Context: an optimization exercise on an open-source flow, tuned for small area. The choices shown serve that exercise and are no tape-out recipe.
RTL that was checked went through simulation tests only; none was proved equivalent to the original.
Not every run is shown, and edits may drop behaviour that the tests do not exercise.
Only the layout flow was run in run 3; the RTL was not checked for function there.
Power figures rest on the tool's default switching activity, not on a simulated workload.

## flow/config.mk

```make
export PLATFORM = sky130hd
export DESIGN_NAME = mm_medtop
export DESIGN_NICKNAME = mm_medtop
export VERILOG_FILES = /design/flow/design.v
export SDC_FILE = /design/flow/constraint.sdc
export NUM_CORES = 4
export LEC_CHECK = 0
export CAP_MARGIN = 20
export CORE_MARGIN = 2
export CORE_UTILIZATION = 40
export SLEW_MARGIN = 20
```

## flow/constraint.sdc

```tcl
create_clock -name core_clock -period 5.0 [get_ports {clock}]
set_input_delay 1.0000 -clock core_clock [delete_from_list [all_inputs] [get_ports {clock}]]
set_output_delay 1.0000 -clock core_clock [all_outputs]
set_load 0.01 [all_outputs]
```

## flow/design.v

```verilog
`timescale 1ns/10ps
module mm_medtop (
    clock,
    reset,
    x,
    dvi,
    med,
    dvo
);
input clock;
input reset;
input [7:0] x;
input dvi;
output [7:0] med;
reg [7:0] med;
output dvo;
reg dvo;
reg ok;
wire [7:0] _med;
reg [3:0] xcnt;
reg [9:0] okd;
reg [7:0] win [0:9-1];
reg [7:0] won [0:9-1];
reg [7:0] gmed_gcmp_8_x [0:9-1];
reg [7:0] gmed_gcmp_7_x [0:9-1];
reg [7:0] gmed_gcmp_6_x [0:9-1];
reg [7:0] gmed_gcmp_5_x [0:9-1];
reg [7:0] gmed_gcmp_4_x [0:9-1];
reg [7:0] gmed_gcmp_3_x [0:9-1];
reg [7:0] gmed_gcmp_2_x [0:9-1];
reg [7:0] gmed_gcmp_1_x [0:9-1];
always @(posedge clock) begin: MM_MEDTOP_GMED_GCMP_0_RTL
    integer ii;
    if (reset == 1) begin
        gmed_gcmp_1_x[0] <= 0;
        gmed_gcmp_1_x[1] <= 0;
        gmed_gcmp_1_x[2] <= 0;
        gmed_gcmp_1_x[3] <= 0;
        gmed_gcmp_1_x[4] <= 0;
        gmed_gcmp_1_x[5] <= 0;
        gmed_gcmp_1_x[6] <= 0;
        gmed_gcmp_1_x[7] <= 0;
        gmed_gcmp_1_x[8] <= 0;
    end
    else begin
        gmed_gcmp_1_x[0] <= win[0];
        for (ii=1; ii<(9 - 1); ii=ii+2) begin
            gmed_gcmp_1_x[ii] <= (win[ii] < win[(ii + 1)]) ? win[ii] : win[(ii + 1)];
            gmed_gcmp_1_x[(ii + 1)] <= (win[ii] > win[(ii + 1)]) ? win[ii] : win[(ii + 1)];
        end
    end
end
always @(posedge clock) begin: MM_MEDTOP_GMED_GCMP_1_RTL
    integer ii;
    if (reset == 1) begin
        gmed_gcmp_2_x[0] <= 0;
        gmed_gcmp_2_x[1] <= 0;
        gmed_gcmp_2_x[2] <= 0;
        gmed_gcmp_2_x[3] <= 0;
        gmed_gcmp_2_x[4] <= 0;
        gmed_gcmp_2_x[5] <= 0;
        gmed_gcmp_2_x[6] <= 0;
        gmed_gcmp_2_x[7] <= 0;
        gmed_gcmp_2_x[8] <= 0;
    end
    else begin
        gmed_gcmp_2_x[8] <= gmed_gcmp_1_x[8];
        for (ii=0; ii<(9 - 1); ii=ii+2) begin
            gmed_gcmp_2_x[ii] <= (gmed_gcmp_1_x[ii] < gmed_gcmp_1_x[(ii + 1)]) ? gmed_gcmp_1_x[ii] : gmed_gcmp_1_x[(ii + 1)];
            gmed_gcmp_2_x[(ii + 1)] <= (gmed_gcmp_1_x[ii] > gmed_gcmp_1_x[(ii + 1)]) ? gmed_gcmp_1_x[ii] : gmed_gcmp_1_x[(ii + 1)];
        end
    end
end
always @(posedge clock) begin: MM_MEDTOP_GMED_GCMP_2_RTL
    integer ii;
    if (reset == 1) begin
        gmed_gcmp_3_x[0] <= 0;
        gmed_gcmp_3_x[1] <= 0;
        gmed_gcmp_3_x[2] <= 0;
        gmed_gcmp_3_x[3] <= 0;
        gmed_gcmp_3_x[4] <= 0;
        gmed_gcmp_3_x[5] <= 0;
        gmed_gcmp_3_x[6] <= 0;
        gmed_gcmp_3_x[7] <= 0;
        gmed_gcmp_3_x[8] <= 0;
    end
    else begin
        gmed_gcmp_3_x[0] <= gmed_gcmp_2_x[0];
        for (ii=1; ii<(9 - 1); ii=ii+2) begin
            gmed_gcmp_3_x[ii] <= (gmed_gcmp_2_x[ii] < gmed_gcmp_2_x[(ii + 1)]) ? gmed_gcmp_2_x[ii] : gmed_gcmp_2_x[(ii + 1)];
            gmed_gcmp_3_x[(ii + 1)] <= (gmed_gcmp_2_x[ii] > gmed_gcmp_2_x[(ii + 1)]) ? gmed_gcmp_2_x[ii] : gmed_gcmp_2_x[(ii + 1)];
        end
    end
end
always @(posedge clock) begin: MM_MEDTOP_GMED_GCMP_3_RTL
    integer ii;
    if (reset == 1) begin
        gmed_gcmp_4_x[0] <= 0;
        gmed_gcmp_4_x[1] <= 0;
        gmed_gcmp_4_x[2] <= 0;
        gmed_gcmp_4_x[3] <= 0;
        gmed_gcmp_4_x[4] <= 0;
        gmed_gcmp_4_x[5] <= 0;
        gmed_gcmp_4_x[6] <= 0;
        gmed_gcmp_4_x[7] <= 0;
        gmed_gcmp_4_x[8] <= 0;
    end
    else begin
        gmed_gcmp_4_x[8] <= gmed_gcmp_3_x[8];
        for (ii=0; ii<(9 - 1); ii=ii+2) begin
            gmed_gcmp_4_x[ii] <= (gmed_gcmp_3_x[ii] < gmed_gcmp_3_x[(ii + 1)]) ? gmed_gcmp_3_x[ii] : gmed_gcmp_3_x[(ii + 1)];
            gmed_gcmp_4_x[(ii + 1)] <= (gmed_gcmp_3_x[ii] > gmed_gcmp_3_x[(ii + 1)]) ? gmed_gcmp_3_x[ii] : gmed_gcmp_3_x[(ii + 1)];
        end
    end
end
always @(posedge clock) begin: MM_MEDTOP_GMED_GCMP_4_RTL
    integer ii;
    if (reset == 1) begin
        gmed_gcmp_5_x[0] <= 0;
        gmed_gcmp_5_x[1] <= 0;
        gmed_gcmp_5_x[2] <= 0;
        gmed_gcmp_5_x[3] <= 0;
        gmed_gcmp_5_x[4] <= 0;
        gmed_gcmp_5_x[5] <= 0;
        gmed_gcmp_5_x[6] <= 0;
        gmed_gcmp_5_x[7] <= 0;
        gmed_gcmp_5_x[8] <= 0;
    end
    else begin
        gmed_gcmp_5_x[0] <= gmed_gcmp_4_x[0];
        for (ii=1; ii<(9 - 1); ii=ii+2) begin
            gmed_gcmp_5_x[ii] <= (gmed_gcmp_4_x[ii] < gmed_gcmp_4_x[(ii + 1)]) ? gmed_gcmp_4_x[ii] : gmed_gcmp_4_x[(ii + 1)];
            gmed_gcmp_5_x[(ii + 1)] <= (gmed_gcmp_4_x[ii] > gmed_gcmp_4_x[(ii + 1)]) ? gmed_gcmp_4_x[ii] : gmed_gcmp_4_x[(ii + 1)];
        end
    end
end
always @(posedge clock) begin: MM_MEDTOP_GMED_GCMP_5_RTL
    integer ii;
    if (reset == 1) begin
        gmed_gcmp_6_x[0] <= 0;
        gmed_gcmp_6_x[1] <= 0;
        gmed_gcmp_6_x[2] <= 0;
        gmed_gcmp_6_x[3] <= 0;
        gmed_gcmp_6_x[4] <= 0;
        gmed_gcmp_6_x[5] <= 0;
        gmed_gcmp_6_x[6] <= 0;
        gmed_gcmp_6_x[7] <= 0;
        gmed_gcmp_6_x[8] <= 0;
    end
    else begin
        gmed_gcmp_6_x[8] <= gmed_gcmp_5_x[8];
        for (ii=0; ii<(9 - 1); ii=ii+2) begin
            gmed_gcmp_6_x[ii] <= (gmed_gcmp_5_x[ii] < gmed_gcmp_5_x[(ii + 1)]) ? gmed_gcmp_5_x[ii] : gmed_gcmp_5_x[(ii + 1)];
            gmed_gcmp_6_x[(ii + 1)] <= (gmed_gcmp_5_x[ii] > gmed_gcmp_5_x[(ii + 1)]) ? gmed_gcmp_5_x[ii] : gmed_gcmp_5_x[(ii + 1)];
        end
    end
end
always @(posedge clock) begin: MM_MEDTOP_GMED_GCMP_6_RTL
    integer ii;
    if (reset == 1) begin
        gmed_gcmp_7_x[0] <= 0;
        gmed_gcmp_7_x[1] <= 0;
        gmed_gcmp_7_x[2] <= 0;
        gmed_gcmp_7_x[3] <= 0;
        gmed_gcmp_7_x[4] <= 0;
        gmed_gcmp_7_x[5] <= 0;
        gmed_gcmp_7_x[6] <= 0;
        gmed_gcmp_7_x[7] <= 0;
        gmed_gcmp_7_x[8] <= 0;
    end
    else begin
        gmed_gcmp_7_x[0] <= gmed_gcmp_6_x[0];
        for (ii=1; ii<(9 - 1); ii=ii+2) begin
            gmed_gcmp_7_x[ii] <= (gmed_gcmp_6_x[ii] < gmed_gcmp_6_x[(ii + 1)]) ? gmed_gcmp_6_x[ii] : gmed_gcmp_6_x[(ii + 1)];
            gmed_gcmp_7_x[(ii + 1)] <= (gmed_gcmp_6_x[ii] > gmed_gcmp_6_x[(ii + 1)]) ? gmed_gcmp_6_x[ii] : gmed_gcmp_6_x[(ii + 1)];
        end
    end
end
always @(posedge clock) begin: MM_MEDTOP_GMED_GCMP_7_RTL
    integer ii;
    if (reset == 1) begin
        gmed_gcmp_8_x[0] <= 0;
        gmed_gcmp_8_x[1] <= 0;
        gmed_gcmp_8_x[2] <= 0;
        gmed_gcmp_8_x[3] <= 0;
        gmed_gcmp_8_x[4] <= 0;
        gmed_gcmp_8_x[5] <= 0;
        gmed_gcmp_8_x[6] <= 0;
        gmed_gcmp_8_x[7] <= 0;
        gmed_gcmp_8_x[8] <= 0;
    end
    else begin
        gmed_gcmp_8_x[8] <= gmed_gcmp_7_x[8];
        for (ii=0; ii<(9 - 1); ii=ii+2) begin
            gmed_gcmp_8_x[ii] <= (gmed_gcmp_7_x[ii] < gmed_gcmp_7_x[(ii + 1)]) ? gmed_gcmp_7_x[ii] : gmed_gcmp_7_x[(ii + 1)];
            gmed_gcmp_8_x[(ii + 1)] <= (gmed_gcmp_7_x[ii] > gmed_gcmp_7_x[(ii + 1)]) ? gmed_gcmp_7_x[ii] : gmed_gcmp_7_x[(ii + 1)];
        end
    end
end
always @(posedge clock) begin: MM_MEDTOP_GMED_GCMP_8_RTL
    integer ii;
    if (reset == 1) begin
        won[0] <= 0;
        won[1] <= 0;
        won[2] <= 0;
        won[3] <= 0;
        won[4] <= 0;
        won[5] <= 0;
        won[6] <= 0;
        won[7] <= 0;
        won[8] <= 0;
    end
    else begin
        won[0] <= gmed_gcmp_8_x[0];
        for (ii=1; ii<(9 - 1); ii=ii+2) begin
            won[ii] <= (gmed_gcmp_8_x[ii] < gmed_gcmp_8_x[(ii + 1)]) ? gmed_gcmp_8_x[ii] : gmed_gcmp_8_x[(ii + 1)];
            won[(ii + 1)] <= (gmed_gcmp_8_x[ii] > gmed_gcmp_8_x[(ii + 1)]) ? gmed_gcmp_8_x[ii] : gmed_gcmp_8_x[(ii + 1)];
        end
    end
end
assign _med = won[4];
always @(okd) begin: MM_MEDTOP_RTL_ROR
    integer ii;
    reg o;
    o = okd[0];
    for (ii=1; ii<9; ii=ii+1) begin
        o = (okd[ii] || o);
    end
    ok = o ? 1'b0 : 1'b1;
end
always @(posedge clock) begin: MM_MEDTOP_RTL_IN
    if (reset == 1) begin
        med <= 0;
        dvo <= 0;
        xcnt <= 1;
        okd <= 0;
        win[0] <= 0;
        win[1] <= 0;
        win[2] <= 0;
        win[3] <= 0;
        win[4] <= 0;
        win[5] <= 0;
        win[6] <= 0;
        win[7] <= 0;
        win[8] <= 0;
    end
    else begin
        okd <= (okd >>> 1);
        dvo <= okd[0];
        med <= _med;
        if (((xcnt == 9) && dvi)) begin
            win[($signed({1'b0, xcnt}) - 1)] <= x;
            okd[9] <= 1'b1;
            xcnt <= 1;
        end
        else if ((ok && dvi)) begin
            win[($signed({1'b0, xcnt}) - 1)] <= x;
            xcnt <= (xcnt + 1);
        end
    end
end
endmodule
```

## flow/run.sh

```bash
#!/bin/bash
# synth_recipe.tcl (not shown) runs the flow's synth.tcl, then flattens the netlist and writes it again
# the make line also repeats each setting of config.mk as NAME=value (left out here)
make -C /OpenROAD-flow-scripts/flow DESIGN_CONFIG=/design/flow/config.mk WORK_HOME=/design/flow/orfs CLKGATE_MAP_FILE= SYNTH_SCRIPT=/design/flow/synth_recipe.tcl finish
```

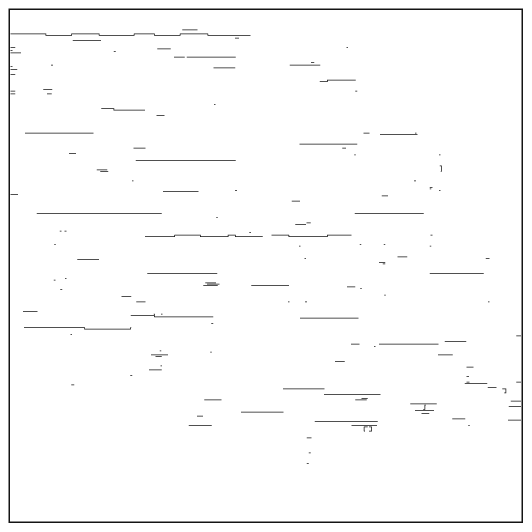
**Above:** run 1 (metal 3).
Scale: 2 px per µm.
share of all routed wire: 2.5%
longest straight run: 62.1 µm
nets with wire on the layer: 78
main direction: horizontal
wire length on this layer: 1,260 µm
drt total wl: 50,700 µm
met3 GRT Util: 2.07%
DR vias: 16,916

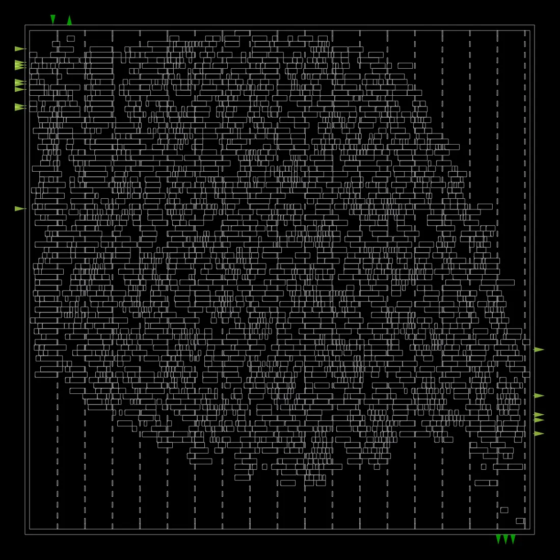
**Above:** run 1 (cell placement).
fill count: 5,948
Layout Cells excl Fill: 3,408
Util after Layout: 45.3%
site row count: 92
tap cells: 846

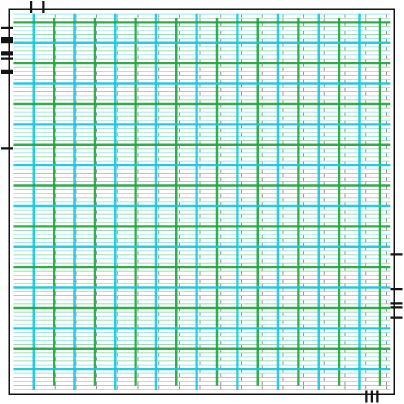
**Above:** run 1 (floorplan with the power grid).
Scale: 1.5 px per µm. Pins as bars on the die edge. Tap cells in grey.
| net | colour |
|---|---|
| VSS | cyan |
| VDD | green |
met1 rails: 93
met5 straps: 18
tap cells: 846
signal pins: 20
Max VDD drop: 0.000349 V
core area: 62,900 µm²

==> impl_metrics.py, run 1 <==
metrics = {
    "final_layout": {
        "final_area_um2": 28500,
        "multi_input_area_um2": 12200,
        "multi_input_area_share_pct": 42.7,
        "seq_share_pct": 41.3,
        "buffer_area_share_pct": 1.21,
        "n_all_buffers": 40,
        "n_clock_buffer": 72,
        "inv_count": 249,
        "area_dominant_class": "multi-input combinational cells",
        "seqCellArea_um2": 11800,
        "num_antenna_cells": 0,
        "layout.nets": 2765,
        "design.seq.count": 551,
        "area_growth_pct": 12.3,
        "clk_share_pct": 7.75,
        "drive_gt1_share_pct": 6.28,
        "multi_input_cells": 1614,
    },
    "power_and_ir_drop": {
        "power_switching_mw": 3.71,
        "power.leakage_nw": 11.9,
        "clockPowerShare_pct": 37.2,
        "p_int_mw": 9.12,
        "total_power_mw": 12.8,
        "switching_share_pct": 28.9,
        "power_density_nw_per_um2": 451,
        "combinationalPowerShare_pct": 24.1,
        "p_seq_share_pct": 38.7,
    },
    "worst_setup_path": {
        "critPathTopFamily": "simple AND/OR/NAND/NOR gates",
        "cp_data_required_time_ns": 5.31,
        "cp.depth": 6,
        "path_buf_inv": 1,
        "cp-endpoint": "win[6][7]$_SDFFCE_PN0P_",
        "path_max_fanout": 9,
        "start_kind": "input pin",
        "r2r_end": "win[6][7]$_SDFFCE_PN0P_",
        "r2r_setup_slack_ns": 2.52,
        "worstSetupStartpoint": "dvi",
        "cp.arrival_ns": 3.11,
        "cp_slowest_cell": "clkdlybuf4s50_1",
        "worstReg2RegStart": "xcnt[0]$_SDFFE_PP1N_",
        "crit_chain": "clkdlybuf4s50_1 -> nor4b_1 -> nand3_1 -> a21oi_2 -> and4_1 -> or2_2",
        "end_kind": "flip-flop",
        "worstSetupPathType": "input pin to flip-flop",
        "slowest_delay_ns": 0.50,
    },
    "logic_synthesis": {
        "synth_edf_count": 72,
        "synth.area.mux_share_pct": 14.6,
        "netlist_area_um2": 25400,
        "synth_area_leaders": "dfxtp_1, mux2i_1, ha_1, edfxtp_1, nand2_1",
        "ys.flop_type": "dfxtp_1",
        "yosysMostFrequentCell": "dfxtp_1",
        "ys_types": 45,
        "synth.top_cell.area_share_pct": 37.8,
        "synth_top_family_by_area": "multiplexers",
        "ys.warnings.count": 10,
        "async_reset_ff_share_pct": 0,
        "syn-instance-count": 2526,
        "ys_ff_latch": 551,
        "synth_compound_area_share_pct": 8.01,
        "yosysSeqAreaShare_pct": 46.4,
        "yosys.area_share.adder_pct": 11.9,
        "synth_fp_nets": 2778,
        "synth_commonest_cells": "dfxtp_1, mux2i_1, nand2_1",
        "synth_top_cell_by_area": "dfxtp_1",
        "yosys.area_share.simple_pct": 13.4,
        "synthXorXnorAreaFrac_pct": 0.138,
        "syn_area_per_cell_um2": 10.0,
    },
    "clock_tree": {
        "post_cts_resized": 0,
        "cts_max_level": 2,
        "root_buffer": "clkbuf_16",
        "clk_pin_slew_ns": 0.06,
        "cts_setup_buffers": 0,
        "cts.path.max_buffers": 3,
        "ctsHoldBuffers": 0,
        "cts_buffers": 57,
        "cts_tree": "done",
        "cts.sinks": 551,
    },
    "sta": {
        "hold_viol": 0,
        "slew-limit-headroom_pct": 34.0,
        "rsz0062_at_grt": "no",
        "setup_viol": 0,
        "finalMaxSlewViolations": 0,
        "max_freq_ghz": 0.357,
        "tns_ns": 0,
        "fin_skew_ns": 0.0256,
        "period_needed_ns": 2.80,
        "fin_ws_ns": 2.20,
        "whs_ns": 0.433,
        "worstMarginPinSlew_ns": 0.989,
        "finalCritPeriodShare_pct": 56.0,
    },
    "hold_path": {
        "hold_path.class": "flip-flop to flip-flop",
        "holdPathStages": 1,
        "hold_end": "gmed_gcmp_3_x[0][0]$_SDFF_PP0_",
        "hp-start": "gmed_gcmp_2_x[0][0]$_SDFF_PP0_",
    },
    "detailed_routing": {
        "via_per_inst": 4.96,
        "post-route-drc-count": 0,
        "ant_nets": 0,
        "routedWlPerCell_um": 14.9,
        "first_pass_iters": 5,
        "top_layer": "met4",
        "met1Wirelength_um": 23900,
        "wl_met3_um": 1260,
        "initialDrtViolationCount": 888,
    },
    "global_routing": {
        "grt_use_met1_pct": 19.7,
        "grt_use_total_pct": 15.3,
        "grt_antenna_before_repair": 0,
        "grt_pass1_vias": 17159,
        "grt_pass1_wl_um": 84200,
        "overflow": 0,
        "use_met2_pct": 26.6,
        "grt_max_degree": 182,
        "top_usage_layer": "met2",
    },
    "place": {
        "dp_cells": 3300,
        "dp_hpwl_um": 38300,
        "gp_congestion": 0.836,
        "place_area_um2": 26300,
        "port_buffers": 19,
        "dpl_worst_slack_ns": 1.56,
    },
    "floorplanning": {
        "dieArea_um2": 65400,
        "die_w_um": 256,
        "num_io_pins": 20,
        "initial_utilization_pct": 40.3,
        "die_h_um": 256,
    },
    "run": {
        "maxCapViolCount": 0,
    },
    "run_status": {
        "outcome": "no timing/DRC/antenna violations",
    },
}
-- run 1: power groups by stage --
stage / clock (mW) / combinational [mW] / sequential, mW
final: 4.77 / 3.09 / 4.97
after global routing: 5.07 / 3.38 / 4.99
after CTS: 4.88 / 3.10 / 4.97
after detailed placement: 0 / 3.09 / 5.06
after global placement: 0 / 3.01 / 5.06
after floorplan: 0 / 2.67 / 4.98
-- run 1: placed cells by master (no fill, tap or decap), types with 9 or more instances in the layout --
| cell type | count |
|---|---|
| or2_2 | 14 |
| and2_1 | 73 |
| o211ai_1 | 13 |
| mux2i_1 | 369 |
| clkdlybuf4s50_1 | 18 |
| nand4_1 | 80 |
| bufinv_16 | 10 |
| clkbuf_16 | 62 |
| o21ai_0 | 61 |
| dfxtp_1 | 479 |
| edfxtp_1 | 72 |
| nor2_1 | 70 |
| and4b_1 | 16 |
| a211oi_1 | 38 |
| ha_1 | 241 |
| a21o_1 | 21 |
| nor2b_1 | 67 |
| nand2_1 | 346 |
| a21oi_1 | 90 |
| o21a_1 | 34 |
| buf_4 | 22 |
| inv_1 | 248 |
| clkbuf_8 | 9 |
| a41o_1 | 12 |
==> run 1 -> run 2 <==
==> flow/design.v (replaced) <==
`timescale 1ns/10ps
module mm_medtop (
    clock,
    reset,
    x,
    dvi,
    med,
    dvo
);
input clock;
input reset;
input [7:0] x;
input dvi;
output [7:0] med;
output dvo;
reg [7:0] s0, s1, s2, s3, s4;
reg [3:0] xcnt;    
reg [3:0] bc;      
function lt8;
    input [7:0] a;
    input [7:0] b;
    integer i;
    reg r;
    begin
        r = 1'b0;
        for (i = 0; i < 8; i = i + 1)
            r = (~a[i] & b[i]) | ((~a[i] | b[i]) & r);
        lt8 = r;
    end
endfunction
wire ok = (bc == 4'd0) || (bc == 4'd1) || (bc == 4'd11);
wire last = (xcnt == 4'd9);
wire acc = dvi && (last || ok);
wire lt0 = lt8(x, s0) || (xcnt <= 4'd1);
wire lt1 = lt8(x, s1) || (xcnt <= 4'd2);
wire lt2 = lt8(x, s2) || (xcnt <= 4'd3);
wire lt3 = lt8(x, s3) || (xcnt <= 4'd4);
wire lt4 = lt8(x, s4) || (xcnt <= 4'd5);
assign med = s4;
assign dvo = (bc == 4'd11);
always @(posedge clock) begin
    if (acc) begin
        s0 <= lt0 ? x : s0;
        s1 <= lt0 ? s0 : (lt1 ? x : s1);
        s2 <= lt1 ? s1 : (lt2 ? x : s2);
        s3 <= lt2 ? s2 : (lt3 ? x : s3);
        if (xcnt >= 4'd5)
            s4 <= lt3 ? s3 : (lt4 ? x : s4);
    end
end
always @(posedge clock) begin
    if (reset) begin
        xcnt <= 4'd1;
        bc <= 4'd0;
    end
    else begin
        if (bc == 4'd11)
            bc <= 4'd0;
        else if (bc != 4'd0)
            bc <= bc + 4'd1;
        if (last && dvi) begin
            xcnt <= 4'd1;
            bc <= 4'd1;
        end
        else if (ok && dvi)
            xcnt <= xcnt + 4'd1;
    end
end
endmodule
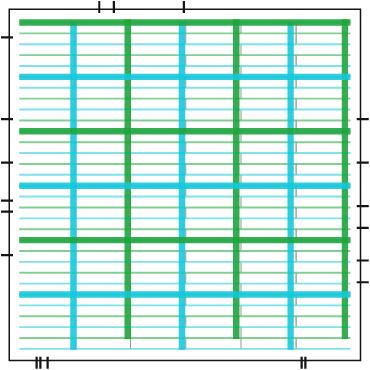
**Above:** run 2 (floorplan with the power grid).
Scale: 4 px per µm. Pins as bars on the die edge. Tap cells in grey.
| net | colour |
|---|---|
| VSS | cyan |
| VDD | green |
rows: 30
tap cells: 80
met4 straps: 6
signal pins: 20
chip height: 87.4 µm
die width: 87.4 µm
core area: 6760 µm²
Max VDD drop: 0.000188 V

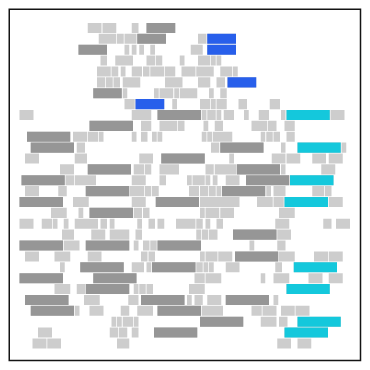
**Above:** run 2 (register map, names as in the netlist).
Scale: 4 px per µm. Other sequential cells in the stronger grey, the rest of the logic in the fainter grey.
| signal | colour | flops |
|---|---|---|
| xcnt | blue | 4 |
| s4 | cyan | 8 |
not coloured: 36
Util after Layout: 46.9%
register area: 1360 µm²
seq pwr: 0.655 mW
sequential share of cell area: 42.9%

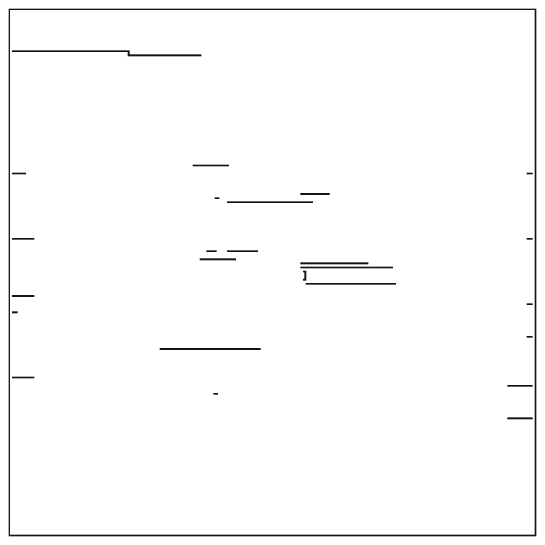
**Above:** run 2 (metal 3).
Scale: 6 px per µm.
main direction: horizontal
share of all routed wire: 2.9%
longest straight run: 19.3 µm
drt total wl: 5310 µm
DR vias: 1,916
met3 GRT Util: 3.22%

==> impl_metrics.py, run 2 <==
metrics = {
    "run_status": {
        "outcome": "no timing/DRC/antenna violations",
    },
    "detailed_routing": {
        "via_per_inst": 5.32,
        "wl_met3_um": 151,
        "post-route-drc-count": 0,
        "first_pass_iters": 4,
        "routedWlPerCell_um": 14.7,
        "met1Wirelength_um": 2660,
    },
    "floorplanning": {
        "placementRows": 30,
        "dieArea_um2": 7650,
    },
    "worst_setup_path": {
        "cp.arrival_ns": 3.65,
        "cp_slowest_cell": "clkdlybuf4s50_1",
        "cp.depth": 8,
        "end_kind": "flip-flop",
        "path_buf_inv": 1,
        "start_kind": "input pin",
        "r2r_end": "s2[7]$_DFFE_PP_",
        "cp-endpoint": "s1[5]$_DFFE_PP_",
        "worstReg2RegStart": "s1[2]$_DFFE_PP_",
        "crit_chain": "clkdlybuf4s50_1 -> nand2b_1 -> maj3_2 -> maj3_2 -> maj3_2 -> o21ai_2 -> a21oi_4 -> a21oi_1",
        "worstSetupStartpoint": "x[0]",
        "r2r_setup_slack_ns": 2.36,
        "cp_data_required_time_ns": 4.94,
        "critPathTopFamily": "adder cells",
        "slowest_delay_ns": 0.58,
    },
    "final_layout": {
        "num_antenna_cells": 0,
        "final_area_um2": 3170,
        "layout_commonest_cell": "edfxtp_1",
        "layout.nets": 297,
        "drive_gt1_share_pct": 12.1,
        "final_cell_mix": "edfxtp_1, inv_1, clkdlybuf4s50_1",
        "area_growth_pct": 13.8,
    },
    "hold_path": {
        "holdPathStages": 2,
        "hp-start": "bc[1]$_SDFFE_PP0N_",
    },
    "sta": {
        "whs_ns": 0.575,
        "rsz0062_at_grt": "no",
        "period_needed_ns": 3.71,
        "fin_ws_ns": 1.29,
        "finalCritPeriodShare_pct": 74.3,
        "slew-limit-headroom_pct": 48.0,
        "worstMarginPinSlew_ns": 0.780,
        "max_freq_ghz": 0.269,
    },
    "clock_tree": {
        "post_cts_resized": 0,
        "cts.path.max_buffers": 2,
        "clk_pin_slew_ns": 0.09,
        "cts_tree": "done",
        "cts_setup_buffers": 0,
        "cts.sinks": 48,
        "ctsHoldBuffers": 0,
        "root_buffer": "clkbuf_8",
    },
    "logic_synthesis": {
        "synth_fp_nets": 271,
        "synth_edf_count": 40,
        "ys_ff_latch": 48,
        "yosysMostFrequentCell": "edfxtp_1",
        "syn-instance-count": 253,
        "ys_types": 50,
        "synth_top_cell_by_area": "edfxtp_1",
        "async_reset_ff_share_pct": 0,
        "ys.warnings.count": 1,
        "ys.flop_type": "edfxtp_1",
        "synth_commonest_cells": "edfxtp_1, inv_1, o21ai_0",
        "syn_area_per_cell_um2": 11.0,
        "synth.top_cell.area_share_pct": 43.1,
    },
    "global_routing": {
        "grt_max_degree": 16,
        "grt_pass1_wl_um": 8710,
        "grt_use_total_pct": 14.8,
        "grt_pass1_vias": 1830,
        "use_met2_pct": 23.6,
    },
    "power_and_ir_drop": {
        "power.leakage_nw": 1.20,
        "total_power_mw": 1.33,
    },
    "place": {
        "dpl_worst_slack_ns": 0.963,
        "gp_congestion": 0.822,
        "dp_cells": 352,
        "port_buffers": 19,
        "dp_hpwl_um": 4130,
    },
}
[run 2: cell count changes after synthesis, sizes merged, moves of 80 or more]
cell / before / now
a21oi: 91 / 11
dfxtp: 479 / 8
ha: 241 / 7
inv: 248 / 29
mux2i: 369 / 12
nand2: 346 / 11
[run 2: report_power, final]
group / internal, mW / switching [mW]
logic: 0.199 / 0.245
clock network: 0.0969 / 0.138
registers: 0.585 / 0.0696
total: 0.881 / 0.453
[run 2: cell type report]
type	count	area, µm²
Clock inverter	3	18.8
Fill cell	641	3590
Inverter	30	113
Clock buffer	5	68.8
Sequential cell	48	1360
Tap cell	80	100
Timing Repair Buffer	21	205
Multi-Input combinational cell	173	1300
[run 2: kinds of logic after synthesis]
logic type | share of synthesized area (%)
AOI/OAI and AO/OA | 15.6
and+or+nand+nor | 10.9
DFF | 48.9
buffers and inverters | 4.31
muxes | 9.57
adders and majority gates | 9.48
xor gates and xnor gates | 1.26
[run 2: worst reg2reg max path, cell delays in order, from the launching register on]
cell and delay (ns):
edfxtp_1 0.42, inv_1 0.05, o311ai_0 0.40, a2111oi_0 0.12
o21ai_0 0.28, o211a_1 0.28, nor2_1 0.10, a21oi_1 0.63
--- run 3 (changed files replaced; the others as in run 2) ---
removed: flow/run.sh
==> flow/design.v <==
`timescale 1ns/10ps
module mm_medtop (
    clock,
    reset,
    x,
    dvi,
    med,
    dvo
);
input clock;
input reset;
input [7:0] x;
input dvi;
output [7:0] med;
output dvo;
reg [7:0] s0, s1, s2, s3, s4;
reg [3:0] n;       
reg [3:0] bc;      
function lt8;
    input [7:0] a;
    input [7:0] b;
    integer i;
    reg r;
    begin
        r = 1'b0;
        for (i = 0; i < 8; i = i + 1)
            r = (~a[i] & b[i]) | (~a[i] & r) | (b[i] & r);
        lt8 = r;
    end
endfunction
wire busy = (bc != 4'd0) && (bc != 4'd5) && (bc != 4'd15);
wire last = (n == 4'd9);
wire acc = dvi && !busy;
wire lt0 = lt8(x, s0) || (n <= 4'd1);
wire lt1 = lt8(x, s1) || (n <= 4'd2);
wire lt2 = lt8(x, s2) || (n <= 4'd3);
wire lt3 = lt8(x, s3) || (n <= 4'd4);
wire lt4 = lt8(x, s4) || (n <= 4'd5);
assign med = s4;
assign dvo = (bc == 4'd15);
always @(posedge clock) begin
    if (acc) begin
        if (lt0) s0 <= x;
        if (lt1) s1 <= lt0 ? s0 : x;
        if (lt2) s2 <= lt1 ? s1 : x;
        if (lt3) s3 <= lt2 ? s2 : x;
        if (lt4 && n != 4'd1) s4 <= lt3 ? s3 : x;
    end
end
always @(posedge clock) begin
    if (reset) begin
        n <= 4'd1;
        bc <= 4'd0;
    end
    else begin
        if (bc != 4'd0)
            bc <= bc + 4'd1;
        if (acc) begin
            if (last) begin
                n <= 4'd1;
                bc <= 4'd5;
            end
            else
                n <= n + 4'd1;
        end
    end
end
endmodule
==> flow/flow/run.sh <==
#!/bin/bash
# Own layout flow: the standard synthesis, then an area-oriented re-mapping of
# its combinational cells (registers kept exactly as the standard synthesis
# made them), then the standard ORFS layout steps.
set -uo pipefail
W=$(pwd)
F=$W/flow
R=$W/orfs/results/$FLOW_PLATFORM/mm_medtop/base
LIB=$FLOW_HOME/platforms/$FLOW_PLATFORM/lib/sky130_fd_sc_hd__tt_025C_1v80.lib

bash standard.sh synth > $W/synth_standard.log 2>&1 || { echo "standard synthesis failed"; exit 1; }
cp $R/1_2_yosys.v $W/std_synth.v

# registers of a netlist: "type name" per line, sorted
regs() {
  grep -oE '^\s*sky130_fd_sc_hd__(s?e?df|dl|sdl)[a-z0-9_]*\s+\S+' "$1" | awk '{print $1, $2}' | sort
}
regs $W/std_synth.v > $W/regs_std.txt

DU=$(grep -oE -- '-dont_use [^ ]+' $W/orfs/logs/$FLOW_PLATFORM/mm_medtop/base/1_2_yosys.log | awk '{print $2}' | sort -u | tr '\n' ' ')
best=""
bestarea=""
for s in $F/area*.abc; do
  n=$(basename $s .abc)
  REMAP_IN=$W/std_synth.v REMAP_OUT=$W/remap_$n.v REMAP_LIB=$LIB REMAP_ABC=$s \
    REMAP_TOP=$FLOW_TOP REMAP_DONTUSE="$DU" \
    yosys -c $F/remap.tcl > $W/remap_$n.log 2>&1 || continue
  regs $W/remap_$n.v > $W/regs_$n.txt
  if ! cmp -s $W/regs_std.txt $W/regs_$n.txt; then echo "$n: registers differ, not used"; continue; fi
  a=$(grep "Chip area" $W/remap_$n.v.stat | awk '{print $NF}')
  echo "$n: area $a"
  if [[ -z "$bestarea" ]] || awk "BEGIN{exit !($a < $bestarea)}"; then best=$n; bestarea=$a; fi
done
std=$(grep "Chip area" $W/orfs/reports/$FLOW_PLATFORM/mm_medtop/base/synth_stat.txt | awk '{print $NF}')
echo "standard synthesis area $std; best re-mapping: ${best:-none} $bestarea"
if [[ -n "$best" ]] && awk "BEGIN{exit !($bestarea < $std)}"; then
  cp $W/remap_$best.v $R/1_2_yosys.v
  touch $R/1_2_yosys.v
fi

bash standard.sh "$@" finish > $W/layout.log 2>&1 || { echo "layout failed"; tail -20 $W/layout.log; exit 1; }
==> flow/flow/area1.abc <==
strash
dch
map -a
==> flow/flow/area2.abc <==
strash
&get -n
&dch
&nf -R 1000
&put
==> flow/flow/area3.abc <==
strash
dch
amap
==> flow/flow/remap.tcl <==
# Re-maps the combinational cells of a synthesized netlist for area, keeping
# every register instance (name, cell type, connections) as it is.
# env: REMAP_IN, REMAP_OUT, REMAP_LIB, REMAP_ABC, REMAP_TOP, REMAP_DONTUSE
yosys -import
set lib $::env(REMAP_LIB)
set top $::env(REMAP_TOP)
read_liberty -ignore_miss_func $lib
read_verilog $::env(REMAP_IN)
hierarchy -top $top
# register and latch cells stay as they are
set f [open $::env(REMAP_IN)]
set types [lsort -unique [regexp -all -inline {sky130_fd_sc_hd__[a-z0-9_]+} [read $f]]]
close $f
set keep {}
foreach t $types {
  if { [regexp {__(s?e?df|dl|sdl)} $t] } {
    lappend keep $t
    setattr -mod -set keep_hierarchy 1 $t
  }
}
puts "REMAP keeping register cells: $keep"
flatten
yosys rename -hide $top/w:*.*
opt_clean -purge
set du {}
foreach c $::env(REMAP_DONTUSE) { lappend du -dont_use $c }
abc -liberty $lib {*}$du -script $::env(REMAP_ABC) -D 5000
opt_clean -purge
hilomap -singleton -hicell sky130_fd_sc_hd__conb_1 HI -locell sky130_fd_sc_hd__conb_1 LO
splitnets
opt_clean -purge
select $top
tee -o $::env(REMAP_OUT).stat stat -liberty $lib
write_verilog -noattr -nohex -nodec -selected $::env(REMAP_OUT)
==> flow/standard.sh <==
#!/bin/bash
# synth_recipe.tcl (not shown) runs the flow's synth.tcl, then flattens the netlist and writes it again
# the make line also repeats each setting of config.mk as NAME=value (left out here)
make -C /OpenROAD-flow-scripts/flow DESIGN_CONFIG=/design/flow/config.mk WORK_HOME=/design/flow/orfs CLKGATE_MAP_FILE= SYNTH_SCRIPT=/design/flow/synth_recipe.tcl "${@:-finish}"
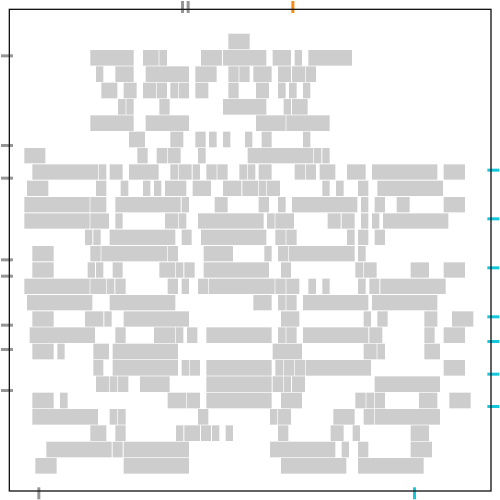
**Above:** run 3 (I/O pins on the die edge).
Scale: 6 px per µm. Pins as bars across the die edge, other pins in grey.
| port | colour | pins | direction | edge |
|---|---|---|---|---|
| reset | orange | 1 | input | north |
| med | cyan | 8 | output | 7 east, 1 south |
all pins by edge: 8 west, 7 east, 3 north, 2 south

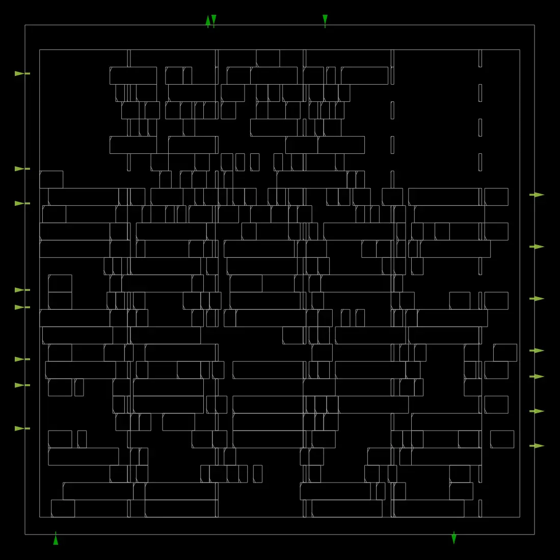
**Above:** run 3 (cell placement).
sequential share of cell area: 50.0%
Util after Layout: 49.2%
fill count: 538
FF+latch count: 48

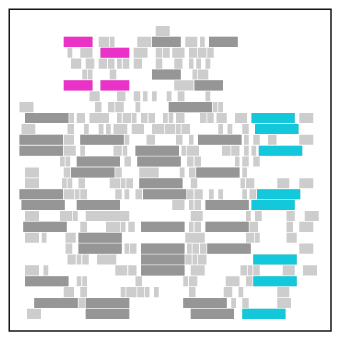
**Above:** run 3 (register map, names as in the netlist).
Scale: 4 px per µm. Other sequential cells in the stronger grey, the rest of the logic in the fainter grey.
| signal | colour | flops |
|---|---|---|
| n | magenta | 4 |
| s4 | cyan | 8 |
not coloured: 36

==> impl_metrics.py, run 3 <==
metrics = {
    "detailed_routing": {
        "post-route-drc-count": 0,
        "routed_wl_um": 4380,
        "first_pass_iters": 4,
        "via_per_inst": 5.44,
        "routedWlPerCell_um": 13.2,
        "num_vias": 1802,
        "initialDrtViolationCount": 83,
    },
    "logic_synthesis": {
        "ys.warnings.count": 1,
        "syn_area_per_cell_um2": 10.1,
        "synth_fp_nets": 240,
        "syn-instance-count": 229,
    },
    "power_and_ir_drop": {
        "total_power_mw": 1.41,
        "p_seq_mw": 0.719,
        "p_seq_share_pct": 51.1,
        "pg_comb_mw": 0.409,
        "combinationalPowerShare_pct": 29.1,
        "clockPowerShare_pct": 19.8,
        "power_switching_mw": 0.447,
        "p_int_mw": 0.959,
        "pwr.group.clock_mw": 0.278,
        "power.largest_group": "registers",
        "switching_share_pct": 31.8,
        "power.leakage_nw": 0.938,
        "irDropWorstVdd_v": 0.000216,
    },
    "floorplanning": {
        "die_h_um": 80.1,
        "die_w_um": 80.1,
        "placementRows": 27,
        "core-area_um2": 5540,
        "dieArea_um2": 6410,
    },
    "final_layout": {
        "final_area_um2": 2730,
        "final_cell_mix": "edfxtp_1, nand2_1, o21ai_0",
        "instances_no_fill": 331,
        "area_growth_pct": 17.8,
        "drive_gt1_share_pct": 4.25,
        "multi_input_area_um2": 881,
        "num_antenna_cells": 0,
        "seqCellArea_um2": 1360,
        "layout.nets": 269,
        "layout_commonest_cell": "edfxtp_1",
    },
    "worst_setup_path": {
        "crit_chain": "clkdlybuf4s50_1 -> clkinv_1 -> a22oi_1 -> o2bb2ai_1 -> maj3_1 -> o21ai_0 -> a21oi_1 -> o32a_1 -> clkinv_1 -> nor2_1",
        "end_kind": "flip-flop",
        "slowest_delay_ns": 0.50,
        "cp_slowest_cell": "clkdlybuf4s50_1",
        "cp.arrival_ns": 3.47,
        "critPathTopFamily": "compound AO/OA/AOI/OAI gates",
        "cp_data_required_time_ns": 4.94,
        "path_buf_inv": 3,
        "start_kind": "input pin",
    },
    "global_routing": {
        "grt_max_degree": 16,
        "grt_pass1_wl_um": 7250,
        "grt_use_total_pct": 14.9,
        "grt_pass1_vias": 1579,
    },
    "place": {
        "place_area_um2": 2610,
        "dp_hpwl_um": 3250,
        "port_buffers": 19,
        "dpl_worst_slack_ns": 1.01,
        "dp_cells": 322,
        "gp_congestion": 0.779,
    },
    "sta": {
        "fin_ws_ns": 1.47,
        "max_freq_ghz": 0.283,
        "worstMarginPinSlew_ns": 0.903,
        "period_needed_ns": 3.53,
        "setup_viol": 0,
        "rsz0062_at_grt": "no",
        "slew-limit-headroom_pct": 39.1,
        "whs_ns": 0.524,
        "finalCritPeriodShare_pct": 70.6,
    },
    "run_status": {
        "outcome": "no timing/DRC/antenna violations",
    },
    "clock_tree": {
        "cts.path.max_buffers": 2,
        "post_cts_resized": 0,
        "cts.sinks": 48,
        "clk_pin_slew_ns": 0.08,
        "cts_setup_buffers": 0,
        "ctsHoldBuffers": 0,
        "root_buffer": "clkbuf_8",
        "cts_tree": "done",
    },
}
-- run 3: worst reg2reg max path, stage by stage (launching register included) --
cell,delay (ns)
edfxtp_1,0.38
a22oi_1,0.08
o2bb2ai_1,0.17
maj3_1,0.18
o21ai_0,0.08
a21oi_1,0.15
o32a_1,0.45
clkinv_1,0.12
nor2_1,0.50
-- run 3: final timing paths --
path                                        start                 to  slack [ns]  cells after the start
worst max-delay path                         x[0]    s1[2]$_DFFE_PP_        1.47                     10
worst min-delay path            n[3]$_SDFFE_PP0P_  n[3]$_SDFFE_PP0P_        0.52                      1
worst max register to register    s1[1]$_DFFE_PP_    s1[2]$_DFFE_PP_        2.52                      8
worst min register to register  n[3]$_SDFFE_PP0P_  n[3]$_SDFFE_PP0P_        0.52                      1
-- run 3: area by class of cell --
class                   instances  area share, %
well taps                      72           3.31
inverters                      19           2.62
multi-input cells             162           32.3
clock inverters                 3           1.56
repair buffers                 22           7.71
clock buffers                   5           2.53
flip-flops and latches         48           50.0
-- run 3: metal layers --
layer  global-route usage (%)  share of wire (%)
met4                     5.59                1.6
met3                     3.37                4.4
met1                     21.7                 51
met2                     21.6                 42
met5                        0                  0

==> afterwards: timing with drivers on the ports <==
The results above use ideal ports. As a check the final layouts listed here were re-extracted and re-timed, cells and wires unchanged.
Step 1, drivers: a clkbuf_16 drives clock and a buf_2 each remaining input, both assumed.
Step 2 also shifts input and output timing later by t, the mid clock arrival at the registers, as if the neighbouring blocks saw the same clock.
Slacks: ideal / step 1 / step 2; pairs: ideal / step 1.
run	t (ns)	slack for setup (ns)	clock arrival spread, ns	slew at the worst register clock pin (ns)	cell pins on the clock port's net
run 1	0.666	2.198 / 2.232 / 1.566	0.032 / 0.032	0.07 / 0.07	1
run 2	0.331	1.287 / 1.297 / 0.966	0.014 / 0.013	0.10 / 0.10	1
run 3	0.324	1.469 / 1.477 / 1.153	0.007 / 0.006	0.09 / 0.09	1
After both steps setup and hold are still met in every run listed. The setup slack of run 1, which loses most, moves by +0.034 ns with the drivers and by -0.632 ns with both steps.
